Background: an optimization exercise with open tools, aiming at small area. Do not read the settings as production practice. The RTL was checked by simulation tests, not by an equivalence proof against the original design. Power figures rest on the tool's default switching activity, not on a simulated workload.

### design.v
module flip_flop(output reg Q, output Q_n, input D, input Clr, Clk, Enable, input CE);
	assign Q_n = ~Q;
	always @ (posedge Clk, negedge Clr)
		 if(!Clr) Q <= 1'b0;
		 else if(CE & Enable) Q <= D;
endmodule
module flip_flop_t(output reg Q, output Q_n, input T, input Clr, Clk, Enable, input CE, Rst_n);
	assign Q_n = ~Q;
	always @ (posedge Clk, negedge Rst_n)
		 if(!Rst_n) Q <= 1'b0;
		 else if(!Clr) Q <= 1'b0;
		 else if(CE & Enable & T) Q <= ~Q;
		 else Q <= Q;
endmodule
module register_2bits(output reg [1:0] Q, output [1:0] Q_n, input [1:0] D, input Clr, Clk, Enable, input CE, Rst_n);
	assign Q_n = ~Q;
	always @ (posedge Clk, negedge Rst_n)
		 if(!Rst_n) Q <= 2'b00;
		 else if(!Clr) Q <= 2'b00;
		 else if(CE & Enable) Q <= D;
endmodule
module register_13bits(output reg [12:0] Q, output [12:0] Q_n, input [12:0] D, input Clr, Clk, Enable, input CE, Rst_n);
	assign Q_n = ~Q;
	always @ (posedge Clk, negedge Rst_n)
		 if(!Rst_n) Q <= 13'b0000000000000;
		 else if(!Clr) Q <= 13'b0000000000000;
		 else if(CE & Enable) Q <= D;
endmodule
module counter_0_1(output reg COUNT, input IN_0, input LD, Up, Clr, Clk, Enable, input CE, Rst_n);
	always @ (posedge Clk, negedge Rst_n)
		if (~Rst_n) COUNT <= 1'b0;
		else if (~Clr) COUNT <= 1'b0;
		else if (CE & LD & Enable) begin
			COUNT <= IN_0;
		end
		else if (CE & Up & Enable) begin
			COUNT <= COUNT + 1'b1;
		end
endmodule
module counter_0_2(output reg [1:0] COUNT, input IN_1, IN_0, input LD, Up, Clr, Clk, Enable, input CE, Rst_n);
	always @ (posedge Clk, negedge Rst_n)
		if (~Rst_n) COUNT <= 2'b00;
		else if (~Clr) COUNT <= 2'b00;
		else if (CE & LD & Enable) begin
			COUNT[0] <= IN_0;
			COUNT[1] <= IN_1;
		end
		else if (CE & Up & Enable) begin
			if(COUNT==2'b10) COUNT <= 2'b00;
			else COUNT <= COUNT + 2'b01;
		end
endmodule
module counter_0_3(output reg [1:0] COUNT, input IN_1, IN_0, input LD, Up, Clr, Clk, Enable, input CE, Rst_n);
	always @ (posedge Clk, negedge Rst_n)
		if (~Rst_n) COUNT <= 2'b00;
		else if (~Clr) COUNT <= 2'b00;
		else if (CE & LD & Enable) begin
			COUNT[0] <= IN_0;
			COUNT[1] <= IN_1;
		end
		else if (CE & Up & Enable) begin
			if(COUNT==2'b11) COUNT <= 2'b00;
			else COUNT <= COUNT + 2'b01;
		end
endmodule
module counter_0_3_display(output reg [1:0] COUNT, input IN_1, IN_0, input LD, Up, Clr, Clk, Enable, input CE, Rst_n);
	always @ (posedge Clk, negedge Rst_n)
		if (~Rst_n) COUNT <= 2'b00;
		else if (~Clr) COUNT <= 2'b00;
		else if (CE & LD & Enable) begin
			COUNT[0] <= IN_0;
			COUNT[1] <= IN_1;
		end
		else if (CE & Up & Enable) begin
			if(COUNT==2'b11) COUNT <= 2'b00;
			else COUNT <= COUNT + 2'b01;
		end
endmodule
module counter_0_5(output reg [2:0] COUNT, input IN_2, IN_1, IN_0, input LD, Up, Clr, Clk, Enable, input CE, Rst_n);
	always @ (posedge Clk, negedge Rst_n)
		if (~Rst_n) COUNT <= 3'b000;
		else if (~Clr) COUNT <= 3'b000;
		else if (CE & LD & Enable) begin
			COUNT[0] <= IN_0;
			COUNT[1] <= IN_1;
			COUNT[2] <= IN_2;
		end
		else if (CE & Up & Enable) begin
			if(COUNT==3'b101) COUNT <= 3'b000;
			else COUNT <= COUNT + 3'b001;
		end
endmodule
module counter_0_6(output reg [2:0] COUNT, input IN_2, IN_1, IN_0, input LD, Up, Clr, Clk, Enable, input CE, Rst_n);
	always @ (posedge Clk, negedge Rst_n)
		if (~Rst_n) COUNT <= 3'b000;
		else if (~Clr) COUNT <= 3'b000;
		else if (CE & LD & Enable) begin
			COUNT[0] <= IN_0;
			COUNT[1] <= IN_1;
			COUNT[2] <= IN_2;
		end
		else if (CE & Up & Enable) begin
			if(COUNT==3'b110) COUNT <= 3'b000;
			else COUNT <= COUNT + 3'b001;
		end
endmodule
module counter_0_9(output reg [3:0] COUNT, input IN_3, IN_2, IN_1, IN_0, input LD, Up, Clr, Clk, Enable, input CE, Rst_n);
	always @ (posedge Clk, negedge Rst_n)
		if (~Rst_n) COUNT <= 4'b0000;
		else if (~Clr) COUNT <= 4'b0000;
		else if (CE & LD & Enable) begin
			COUNT[0] <= IN_0;
			COUNT[1] <= IN_1;
			COUNT[2] <= IN_2;
			COUNT[3] <= IN_3;
		end
		else if (CE & Up & Enable) begin
			if(COUNT==4'b1001) COUNT <= 4'b0000;
			else COUNT <= COUNT + 4'b0001;
		end
endmodule
module counter_0_23(output reg [4:0] COUNT, input IN_4, IN_3, IN_2, IN_1, IN_0, input LD, Up, Clr, Clk, Enable, input CE, Rst_n);
	always @ (posedge Clk, negedge Rst_n)
		if (~Rst_n) COUNT <= 5'b00000;
		else if (~Clr) COUNT <= 5'b00000;
		else if (CE & LD & Enable) begin
			COUNT[0] <= IN_0;
			COUNT[1] <= IN_1;
			COUNT[2] <= IN_2;
			COUNT[3] <= IN_3;
			COUNT[4] <= IN_4;
		end
		else if (CE & Up & Enable) begin
			if(COUNT==5'b10111) COUNT <= 5'b00000;
			else COUNT <= COUNT + 5'b00001;
		end
endmodule
module counter_16bits(output reg [15:0] COUNT, input Clr, Clk, CE, Rst_n);
	always @ (posedge Clk, negedge Rst_n)
		if (~Rst_n) COUNT <= 16'b0000000000000000;
		else if (~Clr) COUNT <= 16'b0000000000000000;
		else if (CE) COUNT <= COUNT + 16'b0000000000000001;
endmodule
module frequency_converter(output Y,input clock,input reset);
	reg elapsed;
	reg [25:0] state;
	always @(posedge clock, negedge reset)
		if (reset == 0) state <= 0;
		else if (state == 7) state <= 0;
		else state <= state + 1;
	always @(state)
		if (state == 7) elapsed = 1;
		else elapsed = 0;
	assign Y = elapsed;
endmodule
module frequency_converter_display(output Y,input clock,input reset, input CE);
	reg elapsed;
	reg [25:0] state;
	always @(posedge clock, negedge reset)
		if (reset == 0) state <= 0;
		else if (~CE) state <= state;
		else if (state == 250) state <= 0;
		else state <= state + 1;
	always @(state)
		if (state == 250) elapsed = 1;
		else elapsed = 0;
	assign Y = elapsed;
endmodule
module decoder_4bits(output reg [3:0] Y, input [1:0] S, input enable);
	always @ (S, enable)
		begin		
			if(enable)
				case(S)
					2'b00: Y = 4'b0001;
					2'b01: Y = 4'b0010;
					2'b10: Y = 4'b0100;
					2'b11: Y = 4'b1000;
				endcase
			else
				Y = 4'b0000;
		end
endmodule
module decoder_8bits(output reg [7:0] Y, input [2:0] S, input enable);
	always @ (S, enable)
		begin		
			if(enable)
				case(S)
					3'b000: Y = 8'b00000001;
					3'b001: Y = 8'b00000010;
					3'b010: Y = 8'b00000100;
					3'b011: Y = 8'b00001000;
					3'b100: Y = 8'b00010000;
					3'b101: Y = 8'b00100000;
					3'b110: Y = 8'b01000000;
					3'b111: Y = 8'b10000000;
				endcase
			else
				Y = 8'b00000000;
		end
endmodule
module hour_decoder(output reg A, AM_PM, output reg [3:0] B, input [4:0] H);
	always @ (H)
		begin
			A <= (~H[4] & ~H[3] & ~H[2] & ~H[1] & ~H[0]) | (H[3] & ~H[2] & H[1]) | (H[4] & H[2] & H[1]) | (H[3] & H[2] & ~H[1] & ~H[0]);
			B[3] <= (H[3] & ~H[2] & ~H[1]) | (H[4] & H[2] & ~H[1]);
			B[2] <= (H[4] & ~H[2]) | (~H[4] & ~H[3] & H[2]);
			B[1] <= (~H[4] & ~H[3] & ~H[2] & ~H[1] & ~H[0]) | (~H[3] & ~H[2] & H[1]) | (~H[4] & H[2] & H[1]) + (H[3] & H[2] & ~H[1] & ~H[0]);
			B[0] <= H[0];
			AM_PM <= (~H[4] & ~H[3]) | (~H[4] & ~H[2]);
		end
endmodule
module segment_7_dec (output reg [6:0] display, input [3:0] bcd, input enable);
always @* begin
	if(enable) begin
  		case(bcd)
  		4'b0000: display = 7'b1111110;
  		4'b0001: display = 7'b0110000;
  		4'b0010: display = 7'b1101101;
  		4'b0011: display = 7'b1111001;
  		4'b0100: display = 7'b0110011;
  		4'b0101: display = 7'b1011011;
  		4'b0110: display = 7'b1011111;
  		4'b0111: display = 7'b1110000;
  		4'b1000: display = 7'b1111111;
  		4'b1001: display = 7'b1111011;
  		4'b1010: display = 7'b1110111;
  		4'b1011: display = 7'b0011111;
  		4'b1100: display = 7'b1001110;
  		4'b1101: display = 7'b0111101;
  		4'b1110: display = 7'b1001111;
  		4'b1111: display = 7'b1000111;
  		default: display = 7'b0000000; 
  		endcase
  	end
  	else display = 7'b0000000;
end
endmodule
module mux_2x1_12bits(output reg [11:0] Y, input S, input [11:0] I1, I0);
	always @ (S, I1, I0)
		if(S) Y = I1;
		else Y = I0;
endmodule
module mux_2x1_13bits(output reg [12:0] Y, input S, input [12:0] I1, I0);
	always @ (S, I1, I0)
		if(S) Y = I1;
		else Y = I0;
endmodule
module mux_2x1_16bits(output reg [15:0] Y, input S, input [15:0] I1, I0);
	always @ (S, I1, I0)
		if(S) Y = I1;
		else Y = I0;
endmodule
module mux_4x1_7bits(output reg[6:0] Y, input[1:0] S, input[6:0] I3, I2, I1, I0);
	always @ (S, I3, I2, I1, I0)
		if(S[1] && S[0]) Y = I3;
		else if(S[1]) Y = I2;
		else if(S[0]) Y = I1;
		else Y = I0;
endmodule
module mux_4x1_8bits(output reg[7:0] Y, input[1:0] S, input[7:0] I3, I2, I1, I0);
	always @ (S, I3, I2, I1, I0)
		if(S[1] && S[0]) Y = I3;
		else if(S[1]) Y = I2;
		else if(S[0]) Y = I1;
		else Y = I0;
endmodule
module mux_4x1_13bits(output reg[12:0] Y, input[1:0] S, input[12:0] I3, I2, I1, I0);
	always @ (S, I3, I2, I1, I0)
		if(S[1] && S[0]) Y = I3;
		else if(S[1]) Y = I2;
		else if(S[0]) Y = I1;
		else Y = I0;
endmodule
module mux_8x1_13bits(output [12:0] Y, input [2:0] S, input[12:0] I7, I6, I5, I4, I3, I2, I1, I0);
	wire [1:0] S_2;
	assign S_2[1] = S[1];
	assign S_2[0] = S[0];
	wire [12:0] A1;
	wire [12:0] A2;
	mux_4x1_13bits mux1 (A1, S_2, I3, I2, I1, I0);
	mux_4x1_13bits mux2 (A2, S_2, I7, I6, I5, I4);
	mux_2x1_13bits mux3 (Y, S[2], A2, A1);
endmodule
module comparator_13bits(output reg EQ, input wire [12:0] A, input wire [12:0] B);
	always @* begin
    	if (A==B) begin
        	EQ <= 1'b1;
    	end
      	else begin
        	EQ <= 1'b0;
      	end
    end
endmodule
module comparators_module( output AA, input [2:0] CD, input [12:0] CT, Q_r6, Q_r5, Q_r4, Q_r3, Q_r2, Q_r1, Q_r0);
	wire [12:0] mux_out;
	mux_8x1_13bits mux1 (mux_out, CD, Q_r6, Q_r6, Q_r5, Q_r4, Q_r3, Q_r2, Q_r1, Q_r0);			
	comparator_13bits comp1 (AA, CT, mux_out);
endmodule
module blinker(output reg B1, output reg [2:0] E, input [1:0] CW, CW1, S, input BLINK);
	always @* begin
		B1 <= (S[1] & S[0]) & ~CW[1];
		E[2] <= (S[1] & BLINK) & ((~S[0]) & CW1[1] & (~CW1[0]) | (S[0] & (~CW[1]) & (~CW[0])));
		E[1] <= (BLINK | (~S[1]) | S[0] | CW1[1] | (~CW1[0])) & (BLINK | (~S[1]) | (~S[0]) | CW[1] | (~CW[0])) & (BLINK + (~S[1]) | (~S[0]) | (~CW[1]) | (~CW[0]));
		E[0] <= (BLINK | (~S[1]) | S[0] | CW1[1] | (CW1[0])) & ((~S[1]) | (~S[0]) | CW[1] | (~CW[0])) &  ((~S[1]) | (~S[0]) | CW[1] | CW[0]) & (BLINK + (~S[1]) | (~S[0]) | (~CW[1]) | CW[0]);
	end
endmodule
module control_unit_1(output reg LD_DAY_TIME, LD_O_F, SS0, INCR, UPC, Clear, SS1, Load, Clear_St, Load_SS, input Next, SetTime, Up, SetAlarm, Count, SetDay, AlarmSet, Clk, Reset, CE);
	wire A, A_neg, B, B_neg, C, C_neg, D, D_neg;
	supply1 Vcc;
	reg Da, Db, Dc, Dd;
	flip_flop flipflopA (A, A_neg, Da, Reset, Clk, Vcc, CE);
	flip_flop flipflopB (B, B_neg, Db, Reset, Clk, Vcc, CE);
	flip_flop flipflopC (C, C_neg, Dc, Reset, Clk, Vcc, CE);
	flip_flop flipflopD (D, D_neg, Dd, Reset, Clk, Vcc, CE);
	always @* begin
		Da <= (A_neg & B_neg & D) | (~Next & ~Count & A_neg & C & D_neg) | ((A & B & C_neg) & (Up | (~Up & AlarmSet & SetDay)) | (SetAlarm & A & B & D) | (A & B & C_neg & D) | (Up & A_neg & B & C_neg & D_neg));
		Db = (A_neg & ((~SetTime) | B | D_neg)) | (A & (B_neg | (C_neg & ( Up | ((~Up)&(~AlarmSet)) | ((~Up)& (~SetDay) & AlarmSet) | D))));
		Dc <= (A_neg & C_neg & Next) | ((A_neg & C)&(Next | (~Next) & (~Count))) | (A_neg & B_neg & D) | (A_neg & C & D);
		Dd <= (A_neg & B_neg & D) | (A_neg & B & C_neg & Next) | (A & B & C) | (A_neg & B & C_neg & D_neg);
		SS0 <= A & B_neg & C_neg & D;
		SS1 <= (A & B_neg & D) | (A_neg & B_neg & C_neg & D_neg);
		INCR <= A & B & C_neg & D;
		Clear <= A_neg & B_neg & C_neg & D_neg;
		UPC <= A_neg & B & C & D;
		Load <= A & B & C & D_neg;
		LD_DAY_TIME <= A & B_neg & C & D;
		Clear_St <= A & B & C & D;
		Load_SS <= (A_neg & B_neg & C_neg & D_neg) | (A_neg & B_neg & C_neg & D) | (A & B_neg & D);
		LD_O_F <= A & B_neg & C_neg;
	end
endmodule
module control_unit_2(output reg EN_SNZ, EN_STOP, Sound, input C0, CS0, AA, Snooze, Stop, Mute, Clk, Reset, CE);
	wire A, A_neg, B, B_neg, C, C_neg;
	supply1 Vcc;
	reg Da, Db, Dc;
	flip_flop flipflopA (A, A_neg, Da, Reset, Clk, Vcc, CE);
	flip_flop flipflopB (B, B_neg, Db, Reset, Clk, Vcc, CE);
	flip_flop flipflopC (C, C_neg, Dc, Reset, Clk, Vcc, CE);
	always @* begin
		Da <= (~Stop & C) | (Snooze & A & B) | (~CS0 & A & B_neg) | (A & C);
		Db <= (~C0 & A_neg & B) | (A_neg & C);
		Dc <= (~Mute & AA & A_neg & B_neg & C_neg) | (CS0 & A & C_neg) | (A & B);
		Sound <= (A_neg & B_neg & C) | (A & B & C_neg);
		EN_SNZ <= A & B_neg & C;
		EN_STOP <= A_neg & B_neg & C;
	end
endmodule
module circuit(output [1:0] CW1, CW, S, output reg AlarmSet, SetDay, CS0, C0, LD_R, LD_CT, LD_TIME, Count, TOF, ID, IH, IM , input Load, CClr, UPC, SS0, SS1, Load_SS, INCR, EN_SNZ, EN_STOP, Clk, CE, Rst_n);
	supply1 Vcc;
	supply0 Gnd;
	wire [1:0] S_neg;
	wire [15:0] clock_out;
	wire [15:0] clock_out_2;
	wire and_out_1;
	wire and_out_2;
	and (and_out_1, clock_out[15],clock_out[14],clock_out[13],~clock_out[12],clock_out[11],~clock_out[10],clock_out[9],~clock_out[8],~clock_out[7],clock_out[6],clock_out[5],~clock_out[4], ~clock_out[3], ~clock_out[2], ~clock_out[1], ~clock_out[0]);
	and (and_out_2, clock_out_2[9], clock_out_2[8], clock_out_2[7], clock_out_2[6], clock_out_2[5], (~clock_out_2[4]), clock_out_2[3], (~clock_out_2[2]), (~clock_out_2[1]), (~clock_out_2[0]));
	wire [1:0] reg_out;
	register_2bits reg_SS (reg_out, S_neg, {SS1,SS0}, Vcc, Clk , Load_SS, CE, Rst_n);	
	assign S = reg_out;
	counter_0_3 counter_SA (CW, Gnd, Gnd, Gnd, Vcc, (~CClr), Clk, (UPC & S[1] & S[0]), CE, Rst_n);
	counter_0_2 counter_ST (CW1, Gnd, Gnd, Gnd, Vcc, (~CClr), Clk, (UPC & S[1] & (~S[0])), CE, Rst_n);
	counter_16bits counter_snz (clock_out, (~(EN_SNZ | CClr)) , Clk, CE, Rst_n);
	counter_16bits counter_stop (clock_out_2, (~(EN_STOP | CClr)), Clk, CE, Rst_n);
	always @* begin
		CS0 <= clock_out[10];
		C0 <= clock_out_2[9];
		SetDay <= S[1] & S[0] & ~CW[1] & ~CW[0];
		TOF <= S[1] & S[0] & ~CW[1] & CW[0] & INCR;
		ID <= (S[1] & INCR) & ((~S[0] & CW1[1] & ~CW1[0]) | (S[0] & ~CW[1] & ~CW[0]));
		IH <= (S[1] & INCR) & ((~S[0] & ~CW1[1] & CW1[0]) | (S[0] & CW[1] & CW[0]));
		IM <= (S[1] & INCR) & ((~S[0] & ~CW1[1] & ~CW1[0]) | (S[0] & CW[1] & ~CW[0]));
		Count <= (CW1[1] | CW1[0] | CW[1] | CW[0]);
		LD_R <= (S[1] & S[0] & Load);
		LD_CT <= (S[1] & ~S[0] & Load);
		AlarmSet <= (S[1] & S[0]);
		LD_TIME <= (S[1] & S[0] & UPC & ~CW[1] & CW[0]);
	end
endmodule
module registers_module(output [12:0] Q_r6, Q_r5, Q_r4, Q_r3, Q_r2, Q_r1, Q_r0, input [2:0] STO, input [12:0] data, input Clr, Clk, LD_R, input CE, Rst_n);
		supply1 Vcc;
		wire [7:0] RE;
		decoder_8bits decoder (RE, STO, Vcc);
		wire [12:0] Q_nr0;
		register_13bits r0 (Q_r0, Q_nr0, data, ~Clr, Clk, LD_R & RE[0], CE, Rst_n);
		wire [12:0] Q_nr1;
		register_13bits r1 (Q_r1, Q_nr1, data, ~Clr, Clk, LD_R & RE[1], CE, Rst_n);
		wire [12:0] Q_nr2;
		register_13bits r2 (Q_r2, Q_nr2, data, ~Clr, Clk, LD_R & RE[2], CE, Rst_n);
		wire [12:0] Q_nr3;
		register_13bits r3 (Q_r3, Q_nr3, data, ~Clr, Clk, LD_R & RE[3], CE, Rst_n);
		wire [12:0] Q_nr4;
		register_13bits r4 (Q_r4, Q_nr4, data, ~Clr, Clk, LD_R & RE[4], CE, Rst_n);
		wire [12:0] Q_nr5;
		register_13bits r5 (Q_r5, Q_nr5, data, ~Clr, Clk, LD_R & RE[5], CE, Rst_n);
		wire [12:0] Q_nr6;
		register_13bits r6 (Q_r6, Q_nr6, data, ~Clr, Clk, LD_R & RE[6], CE, Rst_n);
endmodule
module current_time_module(output [14:0] CTO, input [14:0] CTI, input LD_CT, Clr_CT, Clk, EN_CT, input CE, Rst_n);
	supply1 Vcc;
	wire [15:0] clock_out;
	wire and_out_1;
	and (and_out_1, clock_out[9], clock_out[8], clock_out[7], clock_out[6], clock_out[5], (~clock_out[4]), clock_out[3], (~clock_out[2]), (~clock_out[1]), (~clock_out[0]));
	wire and_out_1_temp;
	and (and_out_1_temp, clock_out[9], clock_out[8], clock_out[7], clock_out[6], clock_out[5], (~clock_out[4]), ~clock_out[3], clock_out[2], clock_out[1], clock_out[0]);
	wire count_16_clr;
	or(count_16_clr, LD_CT, Clr_CT, and_out_1);
	counter_16bits clock (clock_out, ~count_16_clr, Clk, CE, Rst_n);
	wire or_clk_1;
	or (or_clk_1, and_out_1_temp, LD_CT);
	wire [3:0] min_out_1;
	counter_0_9 min_1 (min_out_1, CTI[3], CTI[2], CTI[1], CTI[0], LD_CT, Vcc, ~Clr_CT, Clk, or_clk_1, CE, Rst_n);
	wire and_out_2;
	wire min_out_1_neg_3, min_out_1_neg_2, min_out_1_neg_1, min_out_1_neg_0;
	not (min_out_1_neg_3, min_out_1[3]);
	not (min_out_1_neg_2, min_out_1[2]);
	not (min_out_1_neg_1, min_out_1[1]);
	not (min_out_1_neg_0, min_out_1[0]);
	and (and_out_2, min_out_1[3], min_out_1_neg_2, min_out_1_neg_1, min_out_1[0], and_out_1_temp);
	wire or_clk_2;
	or (or_clk_2, and_out_2, LD_CT);
	wire [2:0] min_out_2;
	counter_0_5 min_2 (min_out_2, CTI[6], CTI[5], CTI[4], LD_CT, Vcc, ~Clr_CT, Clk, or_clk_2, CE, Rst_n);
	wire and_out_3;
	wire min_out_2_neg_2, min_out_2_neg_1, min_out_2_neg_0;
	not (min_out_2_neg_2, min_out_2[2]);
	not (min_out_2_neg_1, min_out_2[1]);
	not (min_out_2_neg_0, min_out_2[0]);
	and (and_out_3, min_out_2[2], min_out_2_neg_1, min_out_2[0], and_out_2);
	wire or_clk_3;
	or (or_clk_3, and_out_3, LD_CT);
	wire [4:0] hour_out;
	counter_0_23 hour (hour_out, CTI[11], CTI[10], CTI[9], CTI[8], CTI[7], LD_CT, Vcc, ~Clr_CT, Clk, or_clk_3, CE, Rst_n);
	wire and_out_4;
	wire hour_out_neg_4, hour_out_neg_3, hour_out_neg_2, hour_out_neg_1, hour_out_neg_0;
	not (hour_out_neg_4, hour_out[4]);
	not (hour_out_neg_3, hour_out[3]);
	not (hour_out_neg_2, hour_out[2]);
	not (hour_out_neg_1, hour_out[1]);
	not (hour_out_neg_0, hour_out[0]);
	and (and_out_4, hour_out[4], hour_out_neg_3,hour_out[2], hour_out[1], hour_out[0], and_out_3);
	wire or_clk_4;
	or (or_clk_4, and_out_4, LD_CT);
	wire [2:0] days_out;
	counter_0_6 days (days_out, CTI[14], CTI[13], CTI[12], LD_CT, Vcc, ~Clr_CT, Clk, or_clk_4, CE, Rst_n);
	assign CTO[0] = min_out_1[0];
	assign CTO[1] = min_out_1[1];
	assign CTO[2] = min_out_1[2];
	assign CTO[3] = min_out_1[3];
	assign CTO[4] = min_out_2[0];
	assign CTO[5] = min_out_2[1];
	assign CTO[6] = min_out_2[2];
	assign CTO[7] = hour_out[0];
	assign CTO[8] = hour_out[1];
	assign CTO[9] = hour_out[2];
	assign CTO[10] = hour_out[3];
	assign CTO[11] = hour_out[4];
	assign CTO[12] = days_out[0];
	assign CTO[13] = days_out[1];
	assign CTO[14] = days_out[2];	
endmodule
module set_time_module(output [15:0] STO, input [14:0] CTI, input [12:0] Q_r6, Q_r5, Q_r4, Q_r3, Q_r2, Q_r1, Q_r0, input CLEAR, TOF, S0, LD_ID, CLEAR_ST, LD_DAY, LD_TIME, EN_ST, IH, IM, LD_O_F, Clk, input CE, Rst_n);
	wire [12:0] mux_out;
	mux_8x1_13bits mux1 (mux_out, STO[14:12], Q_r6, Q_r6, Q_r5, Q_r4, Q_r3, Q_r2, Q_r1, Q_r0);
	wire [11:0] mux_2_out;
	mux_2x1_12bits mux2 (mux_2_out, S0, mux_out[11:0], CTI[11:0]);
	supply1 Vcc;
	wire on_off_out;
	counter_0_1 counter_on_off(on_off_out, mux_out[12],  LD_O_F, Vcc, (~CLEAR), Clk, (LD_O_F | TOF), CE, Rst_n);
	assign STO[15] = on_off_out;
	wire or_t_d;
	or (or_t_d, LD_TIME, LD_DAY);
	wire or_clear_clr_st;
	or (or_clear_clr_st, CLEAR, CLEAR_ST);
	wire or_clk_1;
	or (or_clk_1, or_t_d, IM);
	wire [3:0] min_out_1;
	counter_0_9 min_1 (min_out_1, mux_2_out[3], mux_2_out[2], mux_2_out[1], mux_2_out[0], or_t_d, Vcc, (~or_clear_clr_st), Clk, or_clk_1, CE, Rst_n);
	assign STO[3:0] = min_out_1[3:0];
	wire and_out_2;
	wire min_out_1_neg_3, min_out_1_neg_2, min_out_1_neg_1, min_out_1_neg_0;
	not (min_out_1_neg_3, min_out_1[3]);
	not (min_out_1_neg_2, min_out_1[2]);
	not (min_out_1_neg_1, min_out_1[1]);
	not (min_out_1_neg_0, min_out_1[0]);
	and (and_out_2, min_out_1[3], min_out_1_neg_2, min_out_1_neg_1, min_out_1[0], IM);
	wire or_clk_2;
	or (or_clk_2, or_t_d, and_out_2);
	wire [2:0] min_out_2;
	counter_0_5 min_2 (min_out_2, mux_2_out[6], mux_2_out[5], mux_2_out[4], or_t_d, Vcc, (~or_clear_clr_st), Clk, or_clk_2, CE, Rst_n);
	assign STO[6:4] = min_out_2[2:0];
	wire clock_hour;
	or (clock_hour, or_t_d, IH);
	wire [4:0] hour_out;
	counter_0_23 hour (hour_out, mux_2_out[11], mux_2_out[10], mux_2_out[9], mux_2_out[8], mux_2_out[7], or_t_d, Vcc, (~or_clear_clr_st), Clk, clock_hour, CE, Rst_n);
	assign STO[11:7] = hour_out[4:0];
	wire clock_day;
	or (clock_day, LD_ID, LD_DAY);
	wire [2:0] days_out;
	counter_0_6 days (days_out, CTI[14], CTI[13], CTI[12], LD_DAY, Vcc,  (~or_clear_clr_st), Clk, clock_day, CE, Rst_n);
	assign STO[14:12] = days_out[2:0];
endmodule
module display_module(output [6:0] out3, out2, out1, out0, days, output AM, PM, DBlink, input [1:0] S, CW, CW1, input [14:0] CT, input [15:0] ST,  input Clr, Clk, CE, Rst_n);
	supply1 Vcc;
	wire conv_out;
	frequency_converter_display conv (conv_out, Clk, Rst_n, CE);
	wire BLINK, toogle_out_neg;
	flip_flop_t toggle(BLINK, toogle_out_neg, conv_out, (~Clr), Clk, Vcc, CE, Rst_n);
	wire B1;
	wire [2:0] E;
	blinker blink(B1, E, CW, CW1, S, BLINK);
	assign DBlink = E[2];
	wire [15:0] mux_out;
	mux_2x1_16bits mux1 (mux_out, S[1], ST, {CT[14],CT});		
	wire [7:0] DEC_OUT;
	decoder_8bits decoder (DEC_OUT, mux_out[14:12], Vcc);
	assign days = DEC_OUT[6:0];	
	wire A, AM_PM;
	wire [3:0] B;
	hour_decoder hour_dec(A, AM_PM, B, mux_out[11:7]);
	assign AM = AM_PM;
	assign PM = ~AM_PM;
	wire [6:0] out_1_temp;
	segment_7_dec segment_7_1 (out_1_temp, {1'b0, mux_out[6:4]}, E[0]);
	assign out1 = out_1_temp;
	wire [6:0] out_0_temp;
	segment_7_dec segment_7_0 (out_0_temp, mux_out[3:0], E[0]);
	assign out0 = out_0_temp;
	wire [7:0] activate, deactivate;
	assign activate = 8'b10101100;
	assign deactivate = 8'b11011110;
	wire [7:0] mux_hours_out;
	mux_4x1_8bits mux_hour (mux_hours_out, {B1, mux_out[15]}, activate, deactivate, {3'b000, A, B[3:0]}, {3'b000, A, B[3:0]});
	wire [6:0] out_3_temp;
	segment_7_dec segment_7_3 (out_3_temp, mux_hours_out[7:4], E[1]);
	assign out3 = out_3_temp;
	wire [6:0] out_2_temp;
	segment_7_dec segment_7_2 (out_2_temp, mux_hours_out[3:0], E[1]);
	assign out2 = out_2_temp;
endmodule
module datapath(output [6:0] display, days, output [3:0] segment, output am, pm, dblink, Sound, Vcc_out, input Next, Up, SetTime, SetAlarm, Snooze, Stop, Mute, Clr, Clk_sys);
	supply1 Vcc;
	supply0 Gnd;
	assign Vcc_out = Vcc;
	wire Clk, tick;
	assign Clk = Clk_sys;
	frequency_converter conv (tick, Clk_sys, Clr);
	wire [6:0] hours1, hours0, mins1, mins0;
	wire LD_DAY_TIME, LD_O_F, SS0, INCR, UPC, Clear, SS1, Load, Clear_St, Load_SS;
	wire Count, SetDay, AlarmSet;
	control_unit_1 cu1(LD_DAY_TIME, LD_O_F, SS0, INCR, UPC, Clear, SS1, Load, Clear_St, Load_SS, Next, SetTime, Up, SetAlarm, Count, SetDay, AlarmSet, Clk, Clr, tick);
	wire EN_SNZ, EN_STOP;
	wire C0, CS0, AA;
	control_unit_2 cu2(EN_SNZ, EN_STOP, Sound, C0, CS0, AA, Snooze, Stop, Mute, Clk, Clr, tick);
	wire [1:0] CW1, CW, S;
	wire LD_R, LD_CT, LD_TIME, TOF, ID, IH, IM;
	circuit cir (CW1, CW, S, AlarmSet, SetDay, CS0, C0, LD_R, LD_CT, LD_TIME, Count, TOF, ID, IH, IM, Load, Clear, UPC, SS0, SS1, Load_SS, INCR, EN_SNZ, EN_STOP, Clk, tick, Clr);
	wire [12:0] Q_r0, Q_r1, Q_r2, Q_r3, Q_r4, Q_r5, Q_r6;
	wire [15:0] STO;
	registers_module reg_module (Q_r6, Q_r5, Q_r4, Q_r3, Q_r2, Q_r1, Q_r0, STO[14:12], {STO[15], STO[11:0]}, Clear, Clk, LD_R, tick, Clr);	
	wire [14:0] CTO;
	comparators_module comp_module (AA, CTO[14:12], {1'b1,CTO[11:0]} , Q_r6, Q_r5, Q_r4, Q_r3, Q_r2, Q_r1, Q_r0);
	current_time_module ct_module (CTO, STO[14:0], LD_CT, Clear, Clk, Vcc, tick, Clr);	
	supply1 EN_ST;
	set_time_module set_time(STO, CTO, Q_r6, Q_r5, Q_r4, Q_r3, Q_r2, Q_r1, Q_r0, Clear, TOF, S[0], ID, Clear_St, LD_DAY_TIME, LD_TIME, EN_ST, IH, IM, LD_O_F, Clk, tick, Clr);
	wire [6:0] days_temp;
	display_module display_mod(hours1, hours0, mins1, mins0, days_temp, am, pm, dblink, S, CW, CW1, CTO, STO, Clear, Clk, tick, Clr);
	assign days[0] =  days_temp[0] & (~dblink);
	assign days[1] =  days_temp[1] & (~dblink);
	assign days[2] =  days_temp[2] & (~dblink);
	assign days[3] =  days_temp[3] & (~dblink);
	assign days[4] =  days_temp[4] & (~dblink);
	assign days[5] =  days_temp[5] & (~dblink);
	assign days[6] =  days_temp[6] & (~dblink);
	wire[1:0] count_out;
	counter_0_3_display counter (count_out, Vcc, Vcc, Gnd, Vcc, Vcc, Clk, Vcc, tick, Clr);
	wire[3:0] dec_out;
	decoder_4bits dec_display(dec_out, count_out, Vcc);
	assign segment = ~dec_out;
	wire[6:0] mux_display_o;
	mux_4x1_7bits mux_display(mux_display_o, count_out, hours1, hours0, mins1, mins0);
	assign display = ~mux_display_o;
endmodule
### run.sh
#!/bin/bash
# synth_recipe.tcl (not shown) runs the flow's synth.tcl, then flattens the netlist and writes it again
# the make line also repeats each setting of config.mk as NAME=value (left out here)
make -C /OpenROAD-flow-scripts/flow DESIGN_CONFIG=/design/flow/config.mk WORK_HOME=/design/flow/orfs CLKGATE_MAP_FILE= SYNTH_SCRIPT=/design/flow/synth_recipe.tcl finish
### config.mk
export PLATFORM = sky130hd
export DESIGN_NAME = datapath
export DESIGN_NICKNAME = datapath
export VERILOG_FILES = /design/flow/design.v
export SDC_FILE = /design/flow/constraint.sdc
export NUM_CORES = 4
export LEC_CHECK = 0
export CAP_MARGIN = 20
export CORE_MARGIN = 2
export CORE_UTILIZATION = 40
export SLEW_MARGIN = 20
### constraint.sdc
create_clock -name core_clock -period 20.0 [get_ports {Clk_sys}]
set_input_delay 4.0000 -clock core_clock [delete_from_list [all_inputs] [get_ports {Clk_sys}]]
set_output_delay 4.0000 -clock core_clock [all_outputs]
set_load 0.01 [all_outputs]
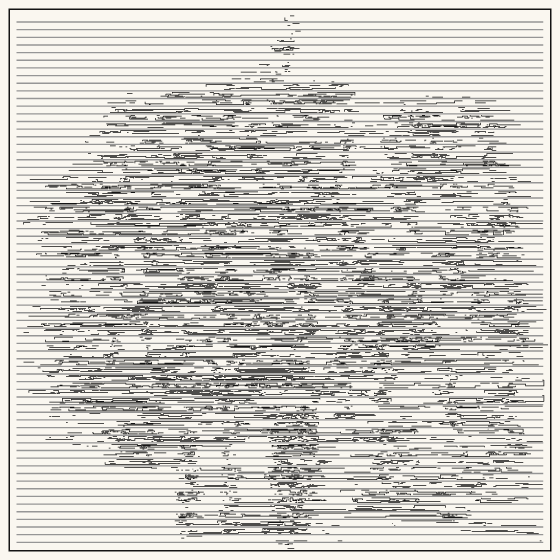
Fig. 1. Signal wires on met1.
Supply wires on this layer in gray.
main direction: horizontal
share of all routed wire: 47%

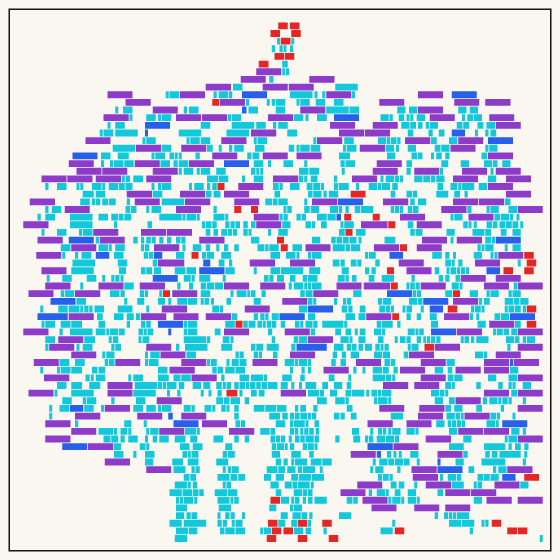
Fig. 2. Cells colored by class.
[purple] sequential cells | cells: 221 | share of their area: 37%
[red] remaining buffers and delay cells | cells: 50 | share of their area: 3.1%
[blue] clock drivers and dummy loads | cells: 44 | share of their area: 5.6%
[cyan] combinational and other logic | cells: 1193 | share of their area: 54%

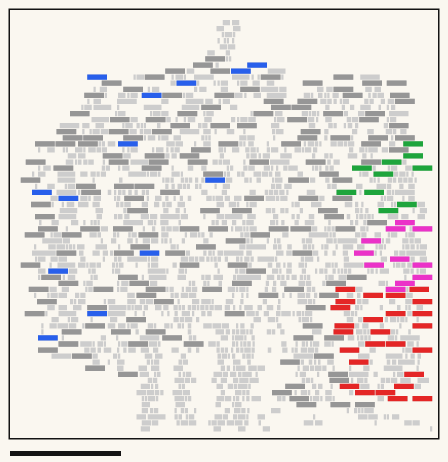
Fig. 3. Where the registers sit.
The bar under the picture is 50 µm long. Other sequential cells in the stronger gray, the rest of the logic in the fainter gray.
[blue] reg_module.r1.Q | placed flops: 13
[red] conv.state | placed flops: 26 | where: lower right
[magenta] cir.counter_snz.COUNT | placed flops: 11 | where: middle right
[green] cir.counter_stop.COUNT | placed flops: 10

==> results_dict.tcl <==
set metrics [dict create \
    outcome "timing/DRC/antenna clean" \
    power.clock.total_mw 0.468 \
    drt.antenna.violating_nets 0 \
    well_taps 455 \
    timing.critical_path.from "cir.reg_SS.Q[1]" \
    path_max_fanout 45 \
    synthesis.area_per_instance_um2 9.23 \
    std_cell_rows 68 \
    synthToLayoutAreaGrowth_pct 9.94 \
    diodes 0 \
    total_global_route_track_usage_pct 20.7 \
    drc 0 \
    dr.first_iter.drc_count 1048 \
    seq_cell_count 221 \
    worst-setup-path-type "reg2out" \
    synth_edf_count 0 \
    syn_nets 1574 \
    wl_um 37700 \
    wl_per_cell_um 19.2 \
    post-place-cells 1918 \
    synth.ff_latch_count 221 \
    largestRegisters "conv.state (26), display_mod.conv.state (26)" \
    pd_cells_nw_per_um2 109 \
    place_ws_ns 12.26 \
    synth.distinct_cells 76 \
    fin_tns_setup_ns 0 \
    post_synth_mux_area_share_pct 16.9 \
    num-clock-buffers 36 \
    drt-pass1-iter-count 6 \
    timing.critical_path.from_type "flip-flop" \
    globalRouteOverflowTotal 0 \
    cell_type_group_with_the_largest_total_delay_on_the_critical_path "compound AO/OA/AOI/OAI gates" \
    hold_violations 0 \
    crit_path_slowest_cell "sky130_fd_sc_hd__clkdlybuf4s50_1" \
    cts_buffer_depth 3 \
    pin_count_of_the_biggest_net_entering_global_routing 90 \
    vias 11356 \
    critical_path.reg2reg.endpoint "set_time.min_2.COUNT[0]" \
    top_layer_used "met4" \
    synth_top_cell_area_share_pct 39.1 \
    synthFlopType "sky130_fd_sc_hd__dfrtp_1" \
    post_drt_via_cell_ratio 5.79 \
    met2_wirelength_um 17200 \
    layout.cells.most_common_list "sky130_fd_sc_hd__dfrtp_1, sky130_fd_sc_hd__nor2_1, sky130_fd_sc_hd__mux2i_1, sky130_fd_sc_hd__nand2_1, sky130_fd_sc_hd__o21ai_0" \
    area_dominant_class "multi-input combinational cells" \
    placement.io_buffers 30 \
    fp.dieH_um 192 \
    vdd_drop_max_mv 0.0677 \
    max_slew_headroom_at_the_worst_pin_pct 25.7 \
    postLayoutCellArea_um2 15500 \
    htree_levels 1 \
    die_w_um 192 \
    cts_inserted_buffers 25 \
    setup_slack_ns 11.67 \
    power.switching_mw 0.682 \
    multiInputGateArea_um2 7980 \
    grt_pass1_vias 10706 \
    seqAreaFraction_pct 35.6 \
    setup_repair_after_global_routing_missed_its_margin "false" \
    final_common_cell "sky130_fd_sc_hd__dfrtp_1" \
    post_cts_setup_bufs 0 \
    seq_power_mw 0.619 \
    post_cts_resized 0 \
    relative_contribution_of_the_clock_network_to_total_power_pct 27.5 \
    tritoncts_num_sinks 221 \
    cellLeakagePower_nw 7.11 \
    met3RoutedLength_um 1890 \
    async_flop_share_pct 100 \
    tightest_slew_ns 1.11 \
    timing.hold.worst_path_depth 1 \
    nNonClkBuffers 50 \
    synth_area_leaders "sky130_fd_sc_hd__dfrtp_1, sky130_fd_sc_hd__mux2i_1, sky130_fd_sc_hd__nor2_1" \
    r2r_cells 6 \
    worstSkewPairLatency_ns 0.54 \
    pwr-share-seq_pct 36.4 \
    design.die.area_um2 36800 \
    critical_path.cell_chain "buf_4 -> mux2_2 -> nor2_1 -> nand2_1 -> a21oi_1 -> a31oi_1 -> mux2_2 -> ha_1 -> nor2_1 -> a31oi_1 -> o21ai_0 -> a2111oi_0 -> o41ai_1 -> clkdlybuf4s50_1" \
    final-instance-count-excl-fill 1963 \
    layout.core_utilization_pct 44.9 \
    power.group.top "registers" \
    dp.final_hpwl_um 24400 \
    number_of_violations_of_the_max_capacitance_limit 0 \
    cp-end-kind "output pin" \
    cell_internal_power_mw 1.02 \
    clockRootBuffer "sky130_fd_sc_hd__clkbuf_16" \
    synth_seq_area_share_pct 39.1 \
    yosys.area_share.xor_xnor_pct 4.77 \
    holdWs_ns 0.474 \
    synth_top_family_by_area "simple AND/OR/NAND/NOR gates" \
    number_of_hold_buffers_added_after_cts 0 \
    detailed_place.area_um2 14700 \
    post-route-period-util_pct 41.6 \
    final_nets 1534 \
    post-synth-top-area-cell "sky130_fd_sc_hd__dfrtp_1" \
    fp.coreArea_um2 34600 \
    hold_path_startpoint "conv.state[25]" \
    layout.nonclk_buf_share_pct 3.00 \
    detail_route.wirelength.met1_um 17700 \
    combinational_power_share_pct 36.1 \
    inv_count 41 \
    max_freq_mhz 120 \
    fin_total_pwr_mw 1.70 \
    path_buf_inv 2 \
    synth_compound_area_share_pct 12.2 \
    worst_clock_skew_ns 0.0137 \
    slew_viol_final 0 \
    ys_warn_count 30 \
    worstPathRequired_ns 16.00 \
    final-setup-viol-count 0 \
    synth-simple-area-share_pct 19.3 \
]
cell usage after synthesis (all sizes together), types with 7 or more instances:
cell	number
a21o	7
clkbuf	79
nor3	35
and4	8
ha	34
or2	7
a211oi	22
o31ai	17
nand3	42
o21ai	79
a21oi	70
nand2	117
and2	7
o22ai	7
mux4	22
xor2	33
dfrtp	221
nand2b	15
nor4	20
nor2b	9
mux2i	159
buf	38
and3	23
inv	41
nor2	203
mux2	27
nand4	32
o211ai	20
a31oi	19
xnor2	44
routing by layer:
| layer | vias to the layer above | GRT usage, % |
|---|---|---|
| met4 | 0 | 5.92 |
| met2 | 314 | 33.0 |
| met3 | 64 | 3.38 |
| met5 | - | 0 |
| met1 | 5567 | 29.0 |
| li1 | 5411 | - |
worst max-delay path by stage:
stage,end,slack (ns)
after floorplan,display[3],12.81
after global placement,display[3],12.31
after detailed placement,display[3],12.26
after CTS,display[3],11.68
after global routing,display[3],11.44
final,display[3],11.67
kinds of logic after synthesis:
group | Yosys count
compound gates | 276
xor+xnor | 77
fa+ha+maj | 34
buf+inv | 158
flops | 221
mux | 208
other cells | 1
simple gates | 556

## afterwards: timing with drivers on the ports
In the flow no input, the clock included, has a driving cell. The finished layout below was timed again as built, in two steps.
Step 1, drivers: a clkbuf_16 drives Clk_sys and a buf_2 each remaining input, both assumed.
Step 2 moves the port delays by t, midway between the first and last clock arrival at a register: inputs arrive t later, outputs are due t later. That takes back most of the time a late clock gives input paths.
a / b / c = ideal ports / drivers / drivers and shift; a / b = the first two.
t, ns: 0.583
slack for setup (ns): 11.673 / 11.622 / 12.205
worst setup path at the end: register to output
After both steps setup and hold are still met in this run. For this run, drivers alone change the setup slack by -0.051 ns; drivers and shift together by +0.532 ns.
